From an optimization exercise on the open Yosys and OpenROAD flow, aimed at small area and few clock cycles; shortcuts taken in it are not production practice. The RTL was checked by simulation tests, not by an equivalence proof against the original design. Power is estimated from default activity; no workload was simulated.

### design/flow/design.v
module msrv32_pc(ms_riscv32_mp_rst_in, pc_src_in, epc_in, trap_address_in, branch_taken_in, iaddr_in, ahb_ready_in, pc_in, ms_riscv32_mp_iaddr_out, pc_plus_4_out, misaligned_instr_logic_out, pc_mux_out);
input ms_riscv32_mp_rst_in, branch_taken_in, ahb_ready_in;
input[1:0] pc_src_in;
input[31:1] iaddr_in;
input[31:0] epc_in, trap_address_in, pc_in;
output misaligned_instr_logic_out;
output reg[31:0] ms_riscv32_mp_iaddr_out;
output[31:0] pc_plus_4_out, pc_mux_out;
wire[31:0] hold_concat, hold_4_add, next_pc;
reg[31:0] hold_pc_mux;
parameter	BOOT_ADDRESS = 32'h00000000;
assign hold_concat = {iaddr_in, 1'b0};
assign hold_4_add = pc_in + 4;
assign pc_plus_4_out = hold_4_add;
assign next_pc = (branch_taken_in)? hold_concat:hold_4_add;
always@*
begin
case(pc_src_in)
	2'b00:	hold_pc_mux = BOOT_ADDRESS;
	2'b01:	hold_pc_mux = epc_in;
	2'b10:	hold_pc_mux = trap_address_in;
	2'b11:	hold_pc_mux = next_pc;
	default: hold_pc_mux = next_pc;
endcase
end
assign misaligned_instr_logic_out = next_pc[1] & branch_taken_in;
always@*
begin
	if (ms_riscv32_mp_rst_in)
		ms_riscv32_mp_iaddr_out = BOOT_ADDRESS;
	else
		ms_riscv32_mp_iaddr_out = hold_pc_mux;
end
assign pc_mux_out = hold_pc_mux;
endmodule
module msrv32_reg_block_1(ms_riscv32_mp_clk_in, ms_riscv32_mp_rst_in, pc_mux_in, pc_out);
input ms_riscv32_mp_clk_in, ms_riscv32_mp_rst_in;
input[31:0] pc_mux_in;
output reg[31:0] pc_out;
always@(posedge ms_riscv32_mp_clk_in or posedge ms_riscv32_mp_rst_in)
begin
	if(ms_riscv32_mp_rst_in)
		pc_out <= 0;
	else
		pc_out <= pc_mux_in;
end
endmodule
module msrv32_imm_generator(instr_in, imm_type_in, imm_out);
input[31:7] instr_in;
input[2:0] imm_type_in;
output reg[31:0] imm_out;
wire [31:0] hold_r_type, hold_i_type, hold_s_type, hold_b_type, hold_u_type, hold_j_type, hold_csr_type;
assign hold_r_type = { {20{instr_in[31]}}, instr_in[31:20]};
assign hold_i_type = {{20{instr_in[31]}}, instr_in[31:20]};
assign hold_s_type = {{20{instr_in[31]}}, instr_in[31:25], instr_in[11:7]}; 
assign hold_b_type = {{19{instr_in[31]}},instr_in[31],instr_in[7],instr_in[30:25], instr_in[11:8], 1'b0};
assign hold_u_type = {instr_in[31:12], 12'h000};
assign hold_j_type = {{11{instr_in[31]}}, instr_in[31], instr_in[19:12], instr_in[20], instr_in[30:21], 1'b0};
assign hold_csr_type = {27'b0, instr_in[19:15]};
always@*
begin
	case(imm_type_in)
		3'b000:	imm_out = hold_r_type;
		3'b001: imm_out = hold_i_type;
		3'b010: imm_out = hold_s_type;
		3'b011: imm_out = hold_b_type;
		3'b100:	imm_out = hold_u_type;
		3'b101: imm_out = hold_j_type;
		3'b110: imm_out = hold_csr_type;
		3'b111: imm_out = hold_i_type;
		default: imm_out = hold_i_type;
	endcase
end
endmodule 
module msrv32_immediate_adder(pc_in, rs_1_in, imm_in, iadder_src_in, iadder_out);
input iadder_src_in;
input[31:0] pc_in, rs_1_in, imm_in;
output[31:0] iadder_out;
wire[31:0] hold_iadder_mux;
assign hold_iadder_mux = (iadder_src_in)? rs_1_in: pc_in;
assign iadder_out = hold_iadder_mux + imm_in;
endmodule
module msrv32_integer_file(clk_in, reset_in, rs_1_addr_in, rs_2_addr_in, rd_addr_in, wr_en_in, rd_in, rs_1_out, rs_2_out);
input clk_in, reset_in, wr_en_in;
input[4:0] rs_1_addr_in, rs_2_addr_in, rd_addr_in;
input[31:0] rd_in;
output[31:0] rs_1_out, rs_2_out;
integer i;
reg[31:0]reg_file[0:31];
wire[31:0] hold_rs_1_out, hold_rs_2_out;
always@(posedge clk_in or posedge reset_in)
begin
	if(reset_in)
	begin
		for(i=0; i<32; i=i+1)
		 reg_file[i] <= 32'b0;
	end
	else if(wr_en_in && rd_addr_in)
		reg_file[rd_addr_in] <= rd_in;
end
assign hold_rs_1_out = (rs_1_addr_in == rd_addr_in && (wr_en_in==1'b1) && (rd_addr_in != 5'd0))? 1'b1: 1'b0;  
assign hold_rs_2_out = (rs_2_addr_in == rd_addr_in && (wr_en_in==1'b1) && (rd_addr_in != 5'd0))? 1'b1: 1'b0;  
assign rs_1_out = (hold_rs_1_out == 1'b1)? rd_in :reg_file[rs_1_addr_in];
assign rs_2_out = (hold_rs_2_out == 1'b1)? rd_in :reg_file[rs_2_addr_in];
endmodule
module msrv32_wr_en_generator(flush_in, rf_wr_en_reg_in, csr_wr_en_reg_in, wr_en_integer_file_out, wr_en_csr_file_out);
input flush_in, rf_wr_en_reg_in, csr_wr_en_reg_in;
output wr_en_integer_file_out, wr_en_csr_file_out;
assign wr_en_csr_file_out = (flush_in == 1'b1)? 1'b0: csr_wr_en_reg_in;
assign wr_en_integer_file_out = (flush_in == 1'b1)? 1'b0: rf_wr_en_reg_in;
endmodule
module msrv32_instruction_mux(flush_in, ms_riscv32_mp_instr_in, opcode_out, funct3_out, funct7_out, rs_1_addr_out, rs_2_addr_out, rd_addr_out, csr_addr_out, instr_out);
input flush_in;
input[31:0] ms_riscv32_mp_instr_in;
output reg[2:0] funct3_out;
output reg[4:0] rs_1_addr_out, rs_2_addr_out, rd_addr_out;
output reg[6:0] opcode_out, funct7_out;
output reg[11:0] csr_addr_out;
output reg[24:0] instr_out;
parameter FLUSH = 32'h00000013;
always@*
begin
	if(flush_in)
	begin
		opcode_out = FLUSH[6:0];
		funct3_out = FLUSH[14:12];
		funct7_out = FLUSH[31:25];
		csr_addr_out = FLUSH[31:20];
		rs_1_addr_out = FLUSH[19:15];
		rs_2_addr_out = FLUSH[24:20];
		rd_addr_out = FLUSH[11:7];
		instr_out = FLUSH[31:7];
	end
	else
	begin
		opcode_out = ms_riscv32_mp_instr_in[6:0];
		funct3_out = ms_riscv32_mp_instr_in[14:12];
		funct7_out = ms_riscv32_mp_instr_in[31:25];
		csr_addr_out = ms_riscv32_mp_instr_in[31:20];
		rs_1_addr_out = ms_riscv32_mp_instr_in[19:15];
		rs_2_addr_out = ms_riscv32_mp_instr_in[24:20];
		rd_addr_out = ms_riscv32_mp_instr_in[11:7];
		instr_out = ms_riscv32_mp_instr_in[31:7];
	end
end
endmodule
module msrv32_branch_unit(rs_1_in, rs_2_in, opcode_in, funct3_in, branch_taken_out);
input[31:0] rs_1_in, rs_2_in;
input[6:2] opcode_in;
input[2:0] funct3_in;
output branch_taken_out;
parameter OPCODE_BRANCH	= 5'b11000;
parameter OPCODE_JAL	= 5'b11011;
parameter OPCODE_JALR	= 5'b11001;
wire pc_mux_sel;
wire pc_mux_sel_en;
reg is_branch;
reg is_jal;
reg is_jalr;
wire is_jump;
reg take;
assign is_jump = is_jal | is_jalr;  
assign pc_mux_sel_en = is_branch | is_jal | is_jalr;  
assign pc_mux_sel = (is_jump == 1'b1)? 1'b1 :take;
assign branch_taken_out = pc_mux_sel_en & pc_mux_sel;
always@*
begin
	case(funct3_in)
		3'b000:	take = (rs_1_in == rs_2_in);
		3'b001:	take = !(rs_1_in == rs_2_in);
		3'b100: take = (rs_1_in[31] ^ rs_2_in[31])? rs_1_in[31] :(rs_1_in < rs_2_in);
		3'b101: take = (rs_1_in[31] ^ rs_2_in[31])? ~rs_1_in[31] :!(rs_1_in < rs_2_in);
		3'b110:	take = (rs_1_in < rs_2_in);
		3'b111: take = !(rs_1_in < rs_2_in);
		default:take = 1'b0;
	endcase
end
always@*
begin
	{is_jal, is_jalr, is_branch} = 0;
	case(opcode_in)
		OPCODE_JAL:	is_jal = 1'b1;
		OPCODE_JALR:	is_jalr= 1'b1;
		OPCODE_BRANCH:	is_branch = 1'b1;
		default:	{is_jal, is_jalr, is_branch} =3'b000;
	endcase
end
endmodule
module msrv32_decoder(trap_taken_in, funct7_five_in, opcode_in, funct3_in, iadder_out_1_0_in, alu_opcode_out,
			mem_wr_req_out, load_size_out, load_unsigned_out, alu_src_out, iadder_src_out,
			csr_wr_en_out, rf_wr_en_out, wb_mux_sel_out, imm_type_out, csr_op_out, illegal_instr_out,
			misaligned_load_out, misaligned_store_out);
input trap_taken_in,  funct7_five_in;
input[1:0] iadder_out_1_0_in;
input[2:0] funct3_in;
input[6:0] opcode_in;
output mem_wr_req_out, load_unsigned_out, alu_src_out, iadder_src_out, csr_wr_en_out, rf_wr_en_out, illegal_instr_out, misaligned_load_out, misaligned_store_out;
output[1:0] load_size_out;
output[3:0] alu_opcode_out;
output[2:0] csr_op_out, imm_type_out, wb_mux_sel_out;
parameter	OP_R   =  5'b01100,
		OP_IMM =  5'b00100,
		LOAD   =  5'b00000,
		STORE  =  5'b01000,
		BRANCH =  5'b11000,
		JAL    =  5'b11011,  
		JALR   =  5'b11001,
		LUI    =  5'b01101,
		AUIPC  =  5'b00101,
		ENVRM  =  5'b11100,
		MISC   =  5'b00011;
parameter	ADD  =	3'b000,
		SLL  =	3'b001,
		SLT  =	3'b010,
		SLTU =	3'b011,
		XOR  =	3'b100,
		SRL  =	3'b101,
		SRA  =  3'b101,
		OR   =	3'b110,
		AND  =	3'b111;
reg is_branch, is_jal, is_jalr, is_auipc, is_lui, is_op_r, is_op_imm, is_load, is_store, is_envrm, is_misc_mem;
reg is_addi, is_slti, is_sltui, is_andi, is_ori, is_xori;
wire is_csr, is_implemented_instr;
wire mal_word, mal_half;
always@*
begin
case(opcode_in[6:2])
	BRANCH:	{is_branch, is_jal, is_jalr, is_auipc, is_lui, is_op_r, is_op_imm, is_load, is_store, is_envrm, is_misc_mem}	= 11'b10000000000;
	JAL:	{is_branch, is_jal, is_jalr, is_auipc, is_lui, is_op_r, is_op_imm, is_load, is_store, is_envrm, is_misc_mem}	= 11'b01000000000;
	JALR:	{is_branch, is_jal, is_jalr, is_auipc, is_lui, is_op_r, is_op_imm, is_load, is_store, is_envrm, is_misc_mem}	= 11'b00100000000;
	AUIPC:	{is_branch, is_jal, is_jalr, is_auipc, is_lui, is_op_r, is_op_imm, is_load, is_store, is_envrm, is_misc_mem}	= 11'b00010000000;
	LUI:	{is_branch, is_jal, is_jalr, is_auipc, is_lui, is_op_r, is_op_imm, is_load, is_store, is_envrm, is_misc_mem}	= 11'b00001000000;
	OP_R:	{is_branch, is_jal, is_jalr, is_auipc, is_lui, is_op_r, is_op_imm, is_load, is_store, is_envrm, is_misc_mem}	= 11'b00000100000;
	OP_IMM:	{is_branch, is_jal, is_jalr, is_auipc, is_lui, is_op_r, is_op_imm, is_load, is_store, is_envrm, is_misc_mem}	= 11'b00000010000;
	LOAD:	{is_branch, is_jal, is_jalr, is_auipc, is_lui, is_op_r, is_op_imm, is_load, is_store, is_envrm, is_misc_mem}	= 11'b00000001000;
	STORE:	{is_branch, is_jal, is_jalr, is_auipc, is_lui, is_op_r, is_op_imm, is_load, is_store, is_envrm, is_misc_mem}	= 11'b00000000100;
	ENVRM:	{is_branch, is_jal, is_jalr, is_auipc, is_lui, is_op_r, is_op_imm, is_load, is_store, is_envrm, is_misc_mem}	= 11'b00000000010;
	MISC:	{is_branch, is_jal, is_jalr, is_auipc, is_lui, is_op_r, is_op_imm, is_load, is_store, is_envrm, is_misc_mem}	= 11'b00000000001;
	default:{is_branch, is_jal, is_jalr, is_auipc, is_lui, is_op_r, is_op_imm, is_load, is_store, is_envrm, is_misc_mem} 	= 11'b00000000000;
endcase
end
always@*
begin
case(funct3_in)
	ADD:	{is_addi, is_slti, is_sltui, is_andi, is_ori, is_xori} = {is_op_imm, 1'b0, 1'b0, 1'b0, 1'b0, 1'b0};
	SLT:	{is_addi, is_slti, is_sltui, is_andi, is_ori, is_xori} = {1'b0, is_op_imm, 1'b0, 1'b0, 1'b0, 1'b0};
	SLTU:	{is_addi, is_slti, is_sltui, is_andi, is_ori, is_xori} = {1'b0, 1'b0, is_op_imm, 1'b0, 1'b0, 1'b0};
	AND:	{is_addi, is_slti, is_sltui, is_andi, is_ori, is_xori} = {1'b0, 1'b0, 1'b0, is_op_imm, 1'b0, 1'b0};
	OR:	{is_addi, is_slti, is_sltui, is_andi, is_ori, is_xori} = {1'b0, 1'b0, 1'b0, 1'b0, is_op_imm, 1'b0};
	XOR:	{is_addi, is_slti, is_sltui, is_andi, is_ori, is_xori} = {1'b0, 1'b0, 1'b0, 1'b0, 1'b0, is_op_imm};
	default: {is_addi, is_slti, is_sltui, is_andi, is_ori, is_xori} = 6'b000000;
endcase
end
assign mal_word = funct3_in[1] & ~funct3_in[0] & (iadder_out_1_0_in[1] | iadder_out_1_0_in[0]);
assign mal_half = ~funct3_in[1] & funct3_in[0] & iadder_out_1_0_in[0];
assign alu_opcode_out[2:0] = funct3_in;
assign csr_op_out = funct3_in;
assign alu_opcode_out[3] = funct7_five_in & ~(is_addi | is_slti | is_sltui | is_andi | is_ori | is_xori);
assign load_size_out = funct3_in[1:0];
assign load_unsigned_out = funct3_in[2];
assign alu_src_out = opcode_in[5];
assign iadder_src_out = is_load | is_store | is_jalr;
assign rf_wr_en_out = is_lui | is_auipc | is_jalr | is_jal | is_op_r | is_load | is_csr | is_op_imm;
assign wb_mux_sel_out[0] = is_load | is_auipc | is_jal | is_jalr;
assign wb_mux_sel_out[1] = is_lui | is_auipc;
assign wb_mux_sel_out[2] = is_csr | is_jal | is_jalr;
assign imm_type_out[0] = is_op_imm | is_load | is_jalr | is_branch | is_jal;
assign imm_type_out[1] = is_store | is_branch | is_csr;
assign imm_type_out[2] = is_lui | is_auipc | is_jal | is_csr;
assign is_implemented_instr = is_branch | is_jal | is_jalr | is_auipc | is_lui | is_op_r | is_op_imm | is_load | is_store | is_envrm | is_misc_mem;
assign is_csr = is_envrm & (funct3_in[0] | funct3_in[1] | funct3_in[2]);
assign csr_wr_en_out = is_csr;
assign illegal_instr_out = ~is_implemented_instr | ~opcode_in[1] | ~opcode_in[0];
assign misaligned_load_out = (mal_half | mal_word) & is_load;
assign misaligned_store_out = (mal_half | mal_word) & is_store;
assign mem_wr_req_out = is_store & ~trap_taken_in & ~(mal_word | mal_half); 
endmodule
module msrv32_reg_block_2(ms_riscv32_mp_clk_in, ms_riscv32_mp_rst_in, rd_addr_in, csr_addr_in, rs_1_in, rs_2_in, 
	pc_in, pc_plus_4_in, branch_taken_in, iadder_in, alu_opcode_in, load_size_in, load_unsigned_in, alu_src_in,
	csr_wr_en_in, rf_wr_en_in, wb_mux_sel_in, csr_op_in, imm_in, rd_addr_reg_out, csr_addr_reg_out, rs_1_reg_out,
	rs_2_reg_out, pc_reg_out, pc_plus_4_reg_out, iadder_out_reg_out, alu_opcode_reg_out, load_size_reg_out,	
	load_unsigned_reg_out, alu_src_reg_out, csr_wr_en_reg_out, rf_wr_en_reg_out, wb_mux_sel_reg_out, csr_op_reg_out, imm_reg_out);
input ms_riscv32_mp_clk_in, ms_riscv32_mp_rst_in, branch_taken_in, load_unsigned_in, alu_src_in, csr_wr_en_in, rf_wr_en_in;
input[1:0] load_size_in;
input[2:0] wb_mux_sel_in, csr_op_in;
input[3:0] alu_opcode_in;
input[4:0] rd_addr_in;
input[11:0] csr_addr_in;
input[31:0] rs_1_in, rs_2_in, pc_in, pc_plus_4_in, iadder_in, imm_in;  
output reg load_unsigned_reg_out, alu_src_reg_out, csr_wr_en_reg_out, rf_wr_en_reg_out;
output reg[1:0] load_size_reg_out;
output reg[2:0] wb_mux_sel_reg_out, csr_op_reg_out;
output reg[3:0] alu_opcode_reg_out;
output reg[4:0] rd_addr_reg_out;
output reg[11:0] csr_addr_reg_out;
output reg[31:0] rs_1_reg_out, rs_2_reg_out, pc_reg_out, pc_plus_4_reg_out, iadder_out_reg_out, imm_reg_out;
always@(posedge ms_riscv32_mp_clk_in or posedge ms_riscv32_mp_rst_in)
begin
	if(ms_riscv32_mp_rst_in)
	begin
		load_unsigned_reg_out <= 1'b0;
		alu_src_reg_out <= 1'b0;
		csr_wr_en_reg_out <= 1'b0;
		rf_wr_en_reg_out <= 1'b0;
		load_size_reg_out <= 2'b00;
		wb_mux_sel_reg_out <= 3'b000;
		csr_op_reg_out <= 3'b000;
		alu_opcode_reg_out <= 4'h0;
		rd_addr_reg_out <= 5'b00000;
		csr_addr_reg_out <= 12'h000;
		rs_1_reg_out <= 32'h00000000;
		rs_2_reg_out <= 32'h00000000;
		pc_reg_out <= 32'h00000000;
		pc_plus_4_reg_out <= 32'h00000000;
		iadder_out_reg_out <= 32'h00000000;
		imm_reg_out <= 32'h00000000;
	end
	else
	begin
		load_unsigned_reg_out <= load_unsigned_in;
		alu_src_reg_out <= alu_src_in;
		csr_wr_en_reg_out <= csr_wr_en_in;
		rf_wr_en_reg_out <= rf_wr_en_in;
		load_size_reg_out <= load_size_in;
		wb_mux_sel_reg_out <= wb_mux_sel_in;
		csr_op_reg_out <= csr_op_in;
		alu_opcode_reg_out <= alu_opcode_in;
		rd_addr_reg_out <= rd_addr_in;
		csr_addr_reg_out <= csr_addr_in;
		rs_1_reg_out <= rs_1_in;
		rs_2_reg_out <= rs_2_in;
		pc_reg_out <= pc_in;
		pc_plus_4_reg_out <= pc_plus_4_in;
		iadder_out_reg_out[31:1] <=  iadder_in[31:1];
		iadder_out_reg_out[0] <= (branch_taken_in)? 1'b0: iadder_in[0];
		imm_reg_out <= imm_in;
	end
end
endmodule
module msrv32_store_unit(funct3_in, iadder_in, rs_2_in, mem_wr_req_in, ahb_ready_in,
			 ms_riscv32_mp_dmdata_out, ms_riscv32_mp_dmaddr_out, 
			ms_riscv32_mp_dmwr_mask_out, ms_riscv32_mp_dmwr_req_out, ahb_htrans_out);
input mem_wr_req_in, ahb_ready_in;
input[1:0] funct3_in;
input[31:0] iadder_in, rs_2_in;
output ms_riscv32_mp_dmwr_req_out;
output reg[3:0] ms_riscv32_mp_dmwr_mask_out;
output reg[31:0] ms_riscv32_mp_dmdata_out;
output[31:0] ms_riscv32_mp_dmaddr_out;
output reg[1:0] ahb_htrans_out;
reg[3:0] hold_byte_mask_out, hold_half_mask_out;
reg[31:0] hold_byte_data_out, hold_half_data_out;
always@*
begin
	case(funct3_in)
		2'b00:	ms_riscv32_mp_dmdata_out = hold_byte_data_out;
		2'b01:	ms_riscv32_mp_dmdata_out = hold_half_data_out;
		2'b10:	ms_riscv32_mp_dmdata_out = rs_2_in;
		default:ms_riscv32_mp_dmdata_out = rs_2_in;
	endcase
	if(ahb_ready_in)
		ahb_htrans_out = 2'b10;
	else
		ahb_htrans_out =2'b00;
end
always@*
begin
	case(iadder_in[1:0])
		2'b00:	hold_byte_data_out = {8'b0, 8'b0, 8'b0, rs_2_in[7:0]};  	
		2'b01:	hold_byte_data_out = {8'b0, 8'b0, rs_2_in[15:8], 8'b0};
		2'b10:	hold_byte_data_out = {8'b0, rs_2_in[23:16], 8'b0, 8'b0};
		2'b11:	hold_byte_data_out = {rs_2_in[31:24], 8'b0, 8'b0, 8'b0};
		default: hold_byte_data_out = 32'h00000000;	
		endcase
end
always@*
begin
	case(iadder_in[1])
		1'b0:	hold_half_data_out = {16'b0, rs_2_in[15:0]};  
		1'b1:	hold_half_data_out = {rs_2_in[31:16], 16'b0};
		default: hold_half_data_out = 32'h00000000;	
	endcase
end
always@*
begin
	case(funct3_in)
		2'b00:	ms_riscv32_mp_dmwr_mask_out = hold_byte_mask_out;
		2'b01:	ms_riscv32_mp_dmwr_mask_out = hold_half_mask_out;
		default:ms_riscv32_mp_dmwr_mask_out = {4{mem_wr_req_in}};
	endcase
end
always@*
begin
	case(iadder_in[1:0])
		2'b00:	hold_byte_mask_out = {2'b0, 1'b0, mem_wr_req_in};
		2'b01:	hold_byte_mask_out = {2'b0, mem_wr_req_in, 1'b0};
		2'b10:	hold_byte_mask_out = {1'b0, mem_wr_req_in, 2'b0};	
		2'b11:	hold_byte_mask_out = {mem_wr_req_in, 2'b0, 1'b0};
		default:hold_byte_mask_out = 32'h00000000;	
	endcase
end
always@*
begin
	case(iadder_in[1])
		1'b0:	hold_half_mask_out = {2'b0, {2{mem_wr_req_in}}};
		1'b1:	hold_half_mask_out = {{2{mem_wr_req_in}}, 2'b0};
		default: hold_half_mask_out = 32'h00000000;	
	endcase
end
assign ms_riscv32_mp_dmaddr_out = {iadder_in[31:2], 2'b00};
assign ms_riscv32_mp_dmwr_req_out = mem_wr_req_in;
endmodule 
module msrv32_load_unit_v2(ahb_resp_in, ms_riscv32_mp_dmdata_in, iadder_out_1_0_in,
			load_unsigned_in, load_size_in, lu_output_out);
input ahb_resp_in, load_unsigned_in;
input[1:0] iadder_out_1_0_in, load_size_in;
input[31:0] ms_riscv32_mp_dmdata_in;
output reg [31:0] lu_output_out;
wire a, b, c, d;
assign a = (load_unsigned_in)?0:ms_riscv32_mp_dmdata_in[7];
assign b = (load_unsigned_in == 1'b1)? 1'b0: ms_riscv32_mp_dmdata_in[15];
assign c = (load_unsigned_in == 1'b1)? 1'b0: ms_riscv32_mp_dmdata_in[23];
assign d = (load_unsigned_in == 1'b1)? 1'b0: ms_riscv32_mp_dmdata_in[31];
always@(*)
begin
	begin
	lu_output_out = 0;
	if(!ahb_resp_in)
		case(load_size_in)
			2'b00:	begin
				case(iadder_out_1_0_in)
					2'b00:	lu_output_out = {{24{a}}, ms_riscv32_mp_dmdata_in[7:0]};
					2'b01:	lu_output_out = {{24{b}}, ms_riscv32_mp_dmdata_in[15:8]};
					2'b10:	lu_output_out = {{24{c}}, ms_riscv32_mp_dmdata_in[23:16]};
					2'b11:	lu_output_out = {{24{d}}, ms_riscv32_mp_dmdata_in[31:24]};
				endcase
				end
			2'b01: begin
				case(iadder_out_1_0_in[1])
					1'b0:	lu_output_out = {{16{b}}, ms_riscv32_mp_dmdata_in[15:0]};
					1'b1:	lu_output_out = {{16{d}}, ms_riscv32_mp_dmdata_in[31:16]};
				endcase
			 	end
			default: lu_output_out = ms_riscv32_mp_dmdata_in;		
		endcase			
	end
end
endmodule
module msrv32_alu(op_1_in, op_2_in, opcode_in, result_out);
input[3:0] opcode_in;
input[31:0] op_1_in, op_2_in;
output reg[31:0] result_out;
wire[31:0] hold_funct7_msb;
wire[31:0] hold_add_sub;
wire[31:0] hold_shift_right;
wire[31:0] hold_shift_arith;
wire[31:0] hold_shift_logical;
wire[31:0] hold_slt, hold_sltu;
wire signed[31:0] signed_op_1_in, signed_op_2_in;
parameter	ALU_ADD_SUB= 3'b000,
		ALU_SLT	= 3'b010,
		ALU_SLTU= 3'b011,
		ALU_AND	= 3'b111,
		ALU_OR	= 3'b110,
		ALU_XOR	= 3'b100,
		ALU_SLL	= 3'b001,
		ALU_SR	= 3'b101;
assign signed_op_1_in = op_1_in;
assign signed_op_2_in = -op_2_in;
assign hold_funct7_msb = (opcode_in[3]==1'b1)? (signed_op_2_in): op_2_in;
assign hold_add_sub = signed_op_1_in + hold_funct7_msb;
assign hold_shift_arith = signed_op_1_in >>> op_2_in[4:0];
assign hold_shift_logical = op_1_in >> op_2_in[4:0];
assign hold_shift_right = (opcode_in[3]==1'b1)? hold_shift_arith: hold_shift_logical;
assign hold_sltu = signed_op_1_in < op_2_in;
assign hold_slt = (signed_op_1_in[31]^op_2_in[31])? signed_op_1_in[31] :hold_sltu;
always@*
begin
	case(opcode_in[2:0])
		ALU_ADD_SUB:	result_out	= hold_add_sub;
		ALU_SLT:	result_out	= {31'b0, hold_slt};
		ALU_SLTU:	result_out	= {31'b0, hold_sltu};
		ALU_AND:	result_out	= op_1_in & op_2_in;
		ALU_OR:		result_out	= op_1_in | op_2_in;
		ALU_XOR:	result_out	= op_1_in ^ op_2_in;
		ALU_SLL:	result_out	= op_1_in << op_2_in[4:0];
		ALU_SR:		result_out	= hold_shift_right;
		default:	result_out = 32'h00000000;
	endcase
end
endmodule
module msrv32_wb_mux_sel_unit(alu_src_reg_in, wb_mux_sel_reg_in, alu_result_in, lu_output_in, imm_reg_in, iadder_out_reg_in, csr_data_in, pc_plus_4_reg_in, rs_2_reg_in, wb_mux_out, alu_2nd_src_mux_out);
input alu_src_reg_in;
input[2:0] wb_mux_sel_reg_in;
input[31:0] alu_result_in, lu_output_in, imm_reg_in, iadder_out_reg_in, csr_data_in, pc_plus_4_reg_in, rs_2_reg_in;
output reg[31:0] wb_mux_out; 
output[31:0] alu_2nd_src_mux_out;
parameter	WB_ALU 		= 3'b000,
		WB_LU		= 3'b001,
		WB_IMM 		= 3'b010,
		WB_IADDER_OUT 	= 3'b011,
		WB_CSR		= 3'b100,
		WB_PC_PLUS	= 3'b101;
always@*
begin
	case(wb_mux_sel_reg_in)
		WB_ALU:		wb_mux_out = alu_result_in;
		WB_LU:		wb_mux_out = lu_output_in;
		WB_IMM:		wb_mux_out = imm_reg_in;
		WB_IADDER_OUT:	wb_mux_out = iadder_out_reg_in;
		WB_CSR:		wb_mux_out = csr_data_in;
		WB_PC_PLUS:	wb_mux_out = pc_plus_4_reg_in;
		default:	wb_mux_out = alu_result_in;	
	endcase
end
assign alu_2nd_src_mux_out = (alu_src_reg_in == 1'b1)? rs_2_reg_in: imm_reg_in;
endmodule
module msrv32_top(ms_riscv32_mp_clk_in, ms_riscv32_mp_rst_in, ms_riscv32_mp_instr_hready_in,
		ms_riscv32_mp_dmdata_in, ms_riscv32_mp_instr_in, ms_riscv32_mp_hresp_in, ms_riscv32_mp_rc_in,
		ms_riscv32_mp_data_hready_in, ms_riscv32_mp_eirq_in, ms_riscv32_mp_tirq_in, ms_riscv32_mp_sirq_in,
		ms_riscv32_mp_dmwr_req_out, ms_riscv32_mp_imaddr_out, ms_riscv32_mp_dmaddr_out, ms_riscv32_mp_dmdata_out,
		ms_riscv32_mp_dmwr_mask_out, ms_riscv32_mp_data_htrans_out);
input ms_riscv32_mp_clk_in, ms_riscv32_mp_rst_in, ms_riscv32_mp_instr_hready_in,
	ms_riscv32_mp_hresp_in, ms_riscv32_mp_data_hready_in, ms_riscv32_mp_eirq_in,
	ms_riscv32_mp_tirq_in, ms_riscv32_mp_sirq_in;
input[31:0] ms_riscv32_mp_dmdata_in, ms_riscv32_mp_instr_in;
input[63:0] ms_riscv32_mp_rc_in;
output ms_riscv32_mp_dmwr_req_out; 
output[1:0] ms_riscv32_mp_data_htrans_out;
output[3:0] ms_riscv32_mp_dmwr_mask_out;
output[31:0] ms_riscv32_mp_imaddr_out, ms_riscv32_mp_dmaddr_out, ms_riscv32_mp_dmdata_out;
wire 	hold_ir_wr_gn_file_out, hold_ir_wr_gn_flush_in_mc_out, hold_ir_mux_flush_in_mc_out,
	hold_reg_2_wr_gn_rf_out, hold_reg_2_wr_gn_csr_out, hold_ir_wr_gn_csr_out, hold_brch_out,
	hold_dec_trap_in_mc_out, hold_dec_mem_req_out, hold_dec_load_unsign_out, hold_dec_alu_src_out,
	hold_dec_iadder_src_out, hold_dec_csr_wr_en_out, hold_dec_rf_wr_en_out, hold_dec_illegal_instr_out,
	hold_dec_mis_load_out, hold_dec_mis_store_out, hold_reg_2_load_unsign_out, hold_reg_2_alu_src_out,
	hold_pc_misalinged_instr_out_mc_in, hold_mc_int_ext_out, hold_mc_int_ext_en_out, hold_mc_pc_en_out,
	hold_mc_instr_count_out, hold_mc_clear_mie_out, hold_mc_set_mie_out, misaligned_exception, hold_csr_mie_out,
	hold_csr_meie_out, hold_csr_mtie_out, hold_csr_msie_out, hold_csr_meip_out, hold_csr_mtip_out, 
	hold_csr_msip_out;
wire[1:0] hold_pc_src_in_mc_out, hold_dec_load_size_out, hold_reg_2_load_size_out;
wire[2:0] hold_ir_funct3_out, hold_dec_wb_mux_out, hold_dec_imm_type_out, hold_dec_csr_op_out, hold_reg_2_wb_mux_sel_out,
	  hold_reg_2_csr_op_out;
wire[3:0] hold_dec_alu_opc_out, hold_reg_2_alu_opc_out, hold_mc_int_ext_code_out;
wire[4:0] hold_rs_1_addr_out, hold_rs_2_addr_out, hold_rd_addr_out, hold_reg_2_rd_addr_out;
wire[6:0] hold_ir_opc_out, hold_ir_funct7_out;
wire[11:0] hold_ir_mux_csr_addr_out, hold_reg_2_csr_addr_out;
wire[24:0] hold_ir_mux_instr_out;
wire[31:0] hold_pc_trap_addr_in_csr_out, hold_pc_iaddr_in_imm_addr_out, hold_epc_in_csr_out, 
	hold_pc_in_reg_1_out, hold_pc_plus_4_out, hold_pc_mux_out_reg_1_in, hold_reg_1_out, 
	hold_imm_gen_out, hold_rs_1_out, hold_rs_2_out, hold_imm_add_out, hold_reg_2_pc_plus_4_out,
	hold_reg_2_pc_out, hold_reg_2_rs_2_out, hold_reg_2_rs_1_out, hold_reg_2_imm_out, 
	hold_reg_2_iadder_out, hold_lu_out, hold_wb_mux_to_alu_out, hold_alu_result_out, hold_csr_data_out, hold_wb_mux_out;
msrv32_pc PC(.ms_riscv32_mp_rst_in(ms_riscv32_mp_rst_in), .pc_src_in(hold_pc_src_in_mc_out),
	.pc_in(hold_reg_1_out), .epc_in(hold_epc_in_csr_out), .trap_address_in(hold_pc_trap_addr_in_csr_out),
	.branch_taken_in(hold_brch_out), .iaddr_in(hold_imm_add_out[31:1]), 
	.ahb_ready_in(ms_riscv32_mp_instr_hready_in), .ms_riscv32_mp_iaddr_out(ms_riscv32_mp_imaddr_out),
	.pc_plus_4_out(hold_pc_plus_4_out), .misaligned_instr_logic_out(hold_pc_misalinged_instr_out_mc_in), 
	.pc_mux_out(hold_pc_mux_out_reg_1_in));
msrv32_reg_block_1 REG_1(.ms_riscv32_mp_clk_in(ms_riscv32_mp_clk_in), .ms_riscv32_mp_rst_in(ms_riscv32_mp_rst_in),
			.pc_mux_in(hold_pc_mux_out_reg_1_in), .pc_out(hold_reg_1_out));
msrv32_imm_generator IMM_GEN(.instr_in(hold_ir_mux_instr_out), .imm_type_in(hold_dec_imm_type_out),
				.imm_out(hold_imm_gen_out));
msrv32_immediate_adder IMM_ADDER(.iadder_src_in(hold_dec_iadder_src_out), .pc_in(hold_reg_1_out), .rs_1_in(hold_rs_1_out),
				.imm_in(hold_imm_gen_out), .iadder_out(hold_imm_add_out));
msrv32_integer_file IRF(.clk_in(ms_riscv32_mp_clk_in), .reset_in(ms_riscv32_mp_rst_in), 
				.wr_en_in(hold_ir_wr_gn_file_out), .rs_1_addr_in(hold_rs_1_addr_out), 
				.rs_2_addr_in(hold_rs_2_addr_out), .rd_addr_in(hold_reg_2_rd_addr_out), .rd_in(hold_wb_mux_out),
				.rs_1_out(hold_rs_1_out), .rs_2_out(hold_rs_2_out));
msrv32_wr_en_generator IR_WR_GEN(.flush_in(hold_ir_wr_gn_flush_in_mc_out), .rf_wr_en_reg_in(hold_reg_2_wr_gn_rf_out), 
				.csr_wr_en_reg_in(hold_reg_2_wr_gn_csr_out), .wr_en_integer_file_out(hold_ir_wr_gn_file_out),
				 .wr_en_csr_file_out(hold_ir_wr_gn_csr_out));
msrv32_instruction_mux IR_MUX(.flush_in(hold_ir_mux_flush_in_mc_out), .ms_riscv32_mp_instr_in(ms_riscv32_mp_instr_in), .opcode_out(hold_ir_opc_out),
			 .funct3_out(hold_ir_funct3_out), .funct7_out(hold_ir_funct7_out), .rs_1_addr_out(hold_rs_1_addr_out), 
			.rs_2_addr_out(hold_rs_2_addr_out), .rd_addr_out(hold_rd_addr_out), .csr_addr_out(hold_ir_mux_csr_addr_out), 
			.instr_out(hold_ir_mux_instr_out));
msrv32_branch_unit BRCH(.rs_1_in(hold_rs_1_out), .rs_2_in(hold_rs_2_out), .opcode_in(hold_ir_opc_out[6:2]), .funct3_in(hold_ir_funct3_out),
			 .branch_taken_out(hold_brch_out));
msrv32_decoder DEC(.trap_taken_in(hold_dec_trap_in_mc_out), .funct7_five_in(hold_ir_funct7_out[5]), .opcode_in(hold_ir_opc_out), 
		.funct3_in(hold_ir_funct3_out), .iadder_out_1_0_in(hold_imm_add_out[1:0]), .alu_opcode_out(hold_dec_alu_opc_out),
		.mem_wr_req_out(hold_dec_mem_req_out), .load_size_out(hold_dec_load_size_out), .load_unsigned_out(hold_dec_load_unsign_out),
		.alu_src_out(hold_dec_alu_src_out), .iadder_src_out(hold_dec_iadder_src_out), .csr_wr_en_out(hold_dec_csr_wr_en_out), 
		.rf_wr_en_out(hold_dec_rf_wr_en_out), .wb_mux_sel_out(hold_dec_wb_mux_out), .imm_type_out(hold_dec_imm_type_out), 
		.csr_op_out(hold_dec_csr_op_out), .illegal_instr_out(hold_dec_illegal_instr_out), .misaligned_load_out(hold_dec_mis_load_out),
		.misaligned_store_out(hold_dec_mis_store_out));
msrv32_reg_block_2 REG2(.ms_riscv32_mp_clk_in(ms_riscv32_mp_clk_in), .ms_riscv32_mp_rst_in(ms_riscv32_mp_rst_in), .rd_addr_in(hold_rd_addr_out), 
			.csr_addr_in(hold_ir_mux_csr_addr_out), .rs_1_in(hold_rs_1_out), .rs_2_in(hold_rs_2_out), .pc_in(hold_reg_1_out), 
			.pc_plus_4_in(hold_pc_plus_4_out), .branch_taken_in(hold_brch_out), .iadder_in(hold_imm_add_out), 
			.alu_opcode_in(hold_dec_alu_opc_out), .load_size_in(hold_dec_load_size_out), .load_unsigned_in(hold_dec_load_unsign_out),
			.alu_src_in(hold_dec_alu_src_out), .csr_wr_en_in(hold_dec_csr_wr_en_out), .rf_wr_en_in(hold_dec_rf_wr_en_out),
			.wb_mux_sel_in(hold_dec_wb_mux_out), .csr_op_in(hold_dec_csr_op_out), .imm_in(hold_imm_gen_out), 
			.rd_addr_reg_out(hold_reg_2_rd_addr_out), .csr_addr_reg_out(hold_reg_2_csr_addr_out), .rs_1_reg_out(hold_reg_2_rs_1_out),
			.rs_2_reg_out(hold_reg_2_rs_2_out), .pc_reg_out(hold_reg_2_pc_out), .pc_plus_4_reg_out(hold_reg_2_pc_plus_4_out), 
			.iadder_out_reg_out(hold_reg_2_iadder_out), .alu_opcode_reg_out(hold_reg_2_alu_opc_out), .load_size_reg_out(hold_reg_2_load_size_out),
			.load_unsigned_reg_out(hold_reg_2_load_unsign_out), .alu_src_reg_out(hold_reg_2_alu_src_out), .csr_wr_en_reg_out(hold_reg_2_wr_gn_csr_out),
			.rf_wr_en_reg_out(hold_reg_2_wr_gn_rf_out), .wb_mux_sel_reg_out(hold_reg_2_wb_mux_sel_out), .csr_op_reg_out(hold_reg_2_csr_op_out),
			.imm_reg_out(hold_reg_2_imm_out));
msrv32_store_unit STORE(.funct3_in(hold_ir_funct3_out[1:0]), .iadder_in(hold_imm_add_out), .rs_2_in(hold_rs_2_out), .mem_wr_req_in(hold_dec_mem_req_out), 
		.ahb_ready_in(ms_riscv32_mp_data_hready_in), .ms_riscv32_mp_dmdata_out(ms_riscv32_mp_dmdata_out), .ms_riscv32_mp_dmaddr_out(ms_riscv32_mp_dmaddr_out),
		.ms_riscv32_mp_dmwr_mask_out(ms_riscv32_mp_dmwr_mask_out), .ms_riscv32_mp_dmwr_req_out(ms_riscv32_mp_dmwr_req_out), .ahb_htrans_out(ms_riscv32_mp_data_htrans_out));
msrv32_load_unit_v2 LOAD(.ahb_resp_in(ms_riscv32_mp_hresp_in), .ms_riscv32_mp_dmdata_in(ms_riscv32_mp_dmdata_in), .iadder_out_1_0_in(hold_reg_2_iadder_out[1:0]), 
			.load_unsigned_in(hold_reg_2_load_unsign_out), .load_size_in(hold_reg_2_load_size_out), .lu_output_out(hold_lu_out));
msrv32_alu ALU(.op_1_in(hold_reg_2_rs_1_out), .op_2_in(hold_wb_mux_to_alu_out), .opcode_in(hold_reg_2_alu_opc_out), .result_out(hold_alu_result_out));
msrv32_wb_mux_sel_unit WB_MUX(.alu_src_reg_in(hold_reg_2_alu_src_out), .wb_mux_sel_reg_in(hold_reg_2_wb_mux_sel_out), .alu_result_in(hold_alu_result_out), .lu_output_in(hold_lu_out),
			.imm_reg_in(hold_reg_2_imm_out), .iadder_out_reg_in(hold_reg_2_iadder_out), .csr_data_in(hold_csr_data_out), .pc_plus_4_reg_in(hold_reg_2_pc_plus_4_out), 
			.rs_2_reg_in(hold_reg_2_rs_2_out), .wb_mux_out(hold_wb_mux_out), .alu_2nd_src_mux_out(hold_wb_mux_to_alu_out));
assign hold_pc_src_in_mc_out = 2'b11;
assign hold_ir_wr_gn_flush_in_mc_out = 1'b0;
assign hold_ir_mux_flush_in_mc_out = 1'b0;
assign hold_dec_trap_in_mc_out = 1'b0;
assign hold_csr_data_out = 32'h00000000;
assign hold_epc_in_csr_out = 32'h00000000;
assign hold_pc_trap_addr_in_csr_out = 32'h00000000;
endmodule
### design/flow/run.sh
#!/bin/bash
# synth_recipe.tcl (not shown) runs the flow's synth.tcl, then flattens the netlist and writes it again
# the make line also repeats each setting of config.mk as NAME=value (left out here)
make -C /OpenROAD-flow-scripts/flow DESIGN_CONFIG=/design/flow/config.mk WORK_HOME=/design/flow/orfs CLKGATE_MAP_FILE= SYNTH_SCRIPT=/design/flow/synth_recipe.tcl finish
### design/flow/config.mk
export PLATFORM = sky130hd
export DESIGN_NAME = msrv32_top
export DESIGN_NICKNAME = msrv32_top
export VERILOG_FILES = /design/flow/design.v
export SDC_FILE = /design/flow/constraint.sdc
export NUM_CORES = 4
export LEC_CHECK = 0
export CAP_MARGIN = 20
export CORE_MARGIN = 2
export CORE_UTILIZATION = 40
export SLEW_MARGIN = 20
### design/flow/constraint.sdc
create_clock -name core_clock -period 16.0 [get_ports {ms_riscv32_mp_clk_in}]
set_input_delay 3.2000 -clock core_clock [delete_from_list [all_inputs] [get_ports {ms_riscv32_mp_clk_in}]]
set_output_delay 3.2000 -clock core_clock [all_outputs]
set_load 0.01 [all_outputs]
Fig. 1: PDN straps and rails
Pins as bars on the die edge.
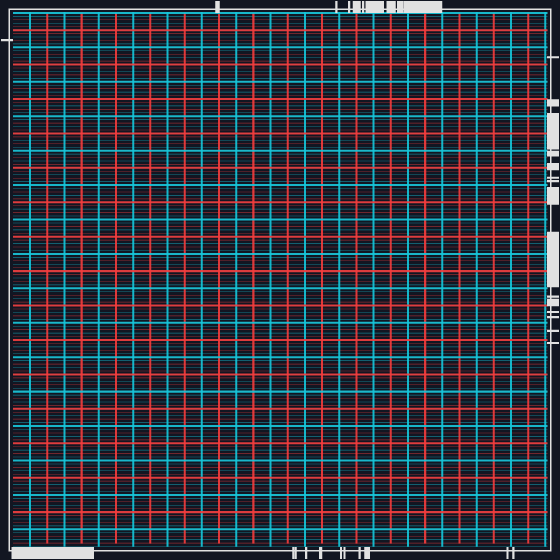
VDD: drawn in red. VSS: drawn in cyan.
31 straps on met5. 31 straps on met4. 156 met1 rails follow the rows. The core has 155 rows. 239 signal pins sit on the boundary.

Fig. 2: placement by cell class
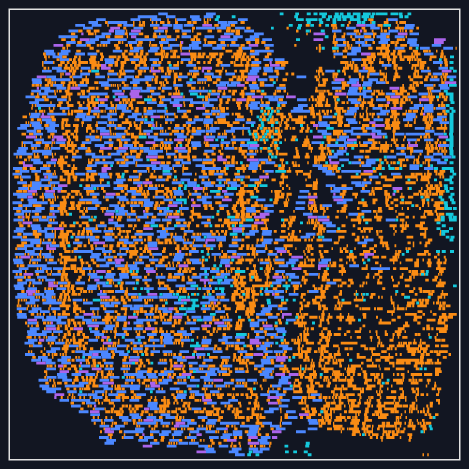
clock drivers and dummy loads: drawn in purple, cells 254, share of their area 6.3%. remaining buffers and delay cells: drawn in cyan, cells 482, share of their area 5.6%. sequential cells: drawn in blue, cells 1,230, share of their area 39%. remaining logic cells: drawn in orange, cells 5,989, share of their area 49%.

==> qor.csv <==
metric,value,unit
status,"complete, no violations",
path_buf_inv,5,
cp_max_fo,35,
worstSetupPathDepth,34,
buffers,482,
fin_area,0.08205,mm2
dieHeight,426.6,um
max_freq,63.43,MHz
crit_path_max_incr_delay,0.79,ns
ant_nets,0,
min-delay-start,IRF.reg_file[0][24]$_DFFE_PP0P_,
place_area,0.07683,mm2
worstSetupPathType,reg -> out,
cts_sinks,1230,
clkbuf_count,206,
sh_seq_area,37.52,%
dieArea,0.1820,mm2
cts.clk_slew.worst_paths,0.06,ns
cts_hold_buf,0,
area_dominant_class,multi-input combinational cells,
fin_cells,10340,
yosysMostFrequentCell,nand2_1,
crit_required,12.80,ns
hold_viol,0,
synth_xor_area_share,1.483,%
grt_pass1_vias,68830,
inverters,160,
cp-start-kind,register,
htree_levels,4,
preCtsSetupSlack,1.287,ns
p_leak,35.18,nW
power.density,148.9,mW/mm2
vdd.ir_drop.worst,0.09545,mV
multi_input_comb_cells,5829,
slew_headroom,13.52,%
cts_buffers,144,
end_kind,output port,
cts_tree,built,
drv_slew,0,
final_cell_mix,"nand2_1 (1,683), dfrtp_1 (1,227), o21ai_0 (609)",
post-route-util,46.09,%
ys_async_sr_fraction,100.0,%
drt-pass1-iter-count,9,
multiInputGateArea,0.03816,mm2
syn-mean-instance-area,9.043,um2
ys_types,104,
yosys.area.top_type,dfrtp_1,
cts_resized,0,
hold_depth,0,
synth_mux_area_share,8.080,%
grt_util_all_layers,45.40,%
Testbench counts, summed over its fixed seeds: cycles 66,674.
Fig. 3: routed clock nets over the placement
The bar under the picture is 100 um long.
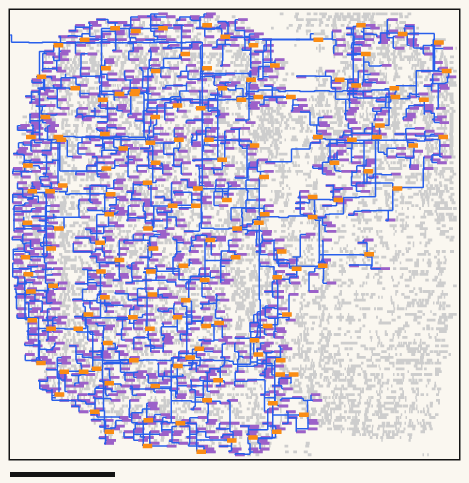
flip-flops: drawn in purple, count 1,230. clock wires: drawn in blue, length 17,400 um. clock-net drivers: drawn in orange, count 144.
There are 145 routed clock nets. Position of the flops: all over the die.

[per-stage QoR]
| step | setup TNS [ns] | hold WS (ns) |
|---|---|---|
| 5_1_grt | 0 | 0.4044 |
| 2_1_floorplan | -5177.25 | 0.3612 |
| 3_3_place_gp | 0 | 0.3770 |
| 6_report | 0 | 0.3975 |
| 3_5_place_dp | 0 | 0.3849 |
| 4_1_cts | 0 | 0.3974 |
[where the power goes]
part	leakage, nW	switching [mW]	internal, mW
registers	13.5	0.808	3.86
clock network	2.42	1.47	2.07
logic	19.3	2.56	1.45
total	35.2	4.84	7.38
[sequential cells by signal (all words and copies together) (netlist names)]
register	count
REG_1.pc_out	32
REG2.alu_opcode_reg_out	3
REG2.imm_reg_out	32
REG2.iadder_out_reg_out	32
REG2.rf_wr_en_reg_out	1
REG2.load_size_reg_out	1
REG2.rs_2_reg_out	32
REG2.pc_plus_4_reg_out	32
IRF.reg_file	1024
REG2.rs_1_reg_out	32
REG2.rd_addr_reg_out	5
REG2.alu_src_reg_out	1
REG2.wb_mux_sel_reg_out	3

port drivers added, routing unchanged:
Ports are ideal in the flow. The routed layout listed here was re-timed in OpenROAD. Step 1: set_driving_cell puts a clkbuf_16 on ms_riscv32_mp_clk_in and a buf_2 on each other input, an assumption about the parent block. Step 2, shift: input delay + t, output delay - t, t = (earliest + latest rising clock arrival at the registers) / 2. This alone moves slack from input paths to output paths. Slacks: ideal / step 1 / step 2; pairs: ideal / step 1.
t (ns): 0.909
setup WS [ns]: 0.236 / 0.141 / 0.716
hold slack, ns: 0.397 / 0.397 / 0.397
After both steps setup and hold are still met in this run. The setup slack of this run moves by -0.095 ns with the drivers and by +0.480 ns with both steps.
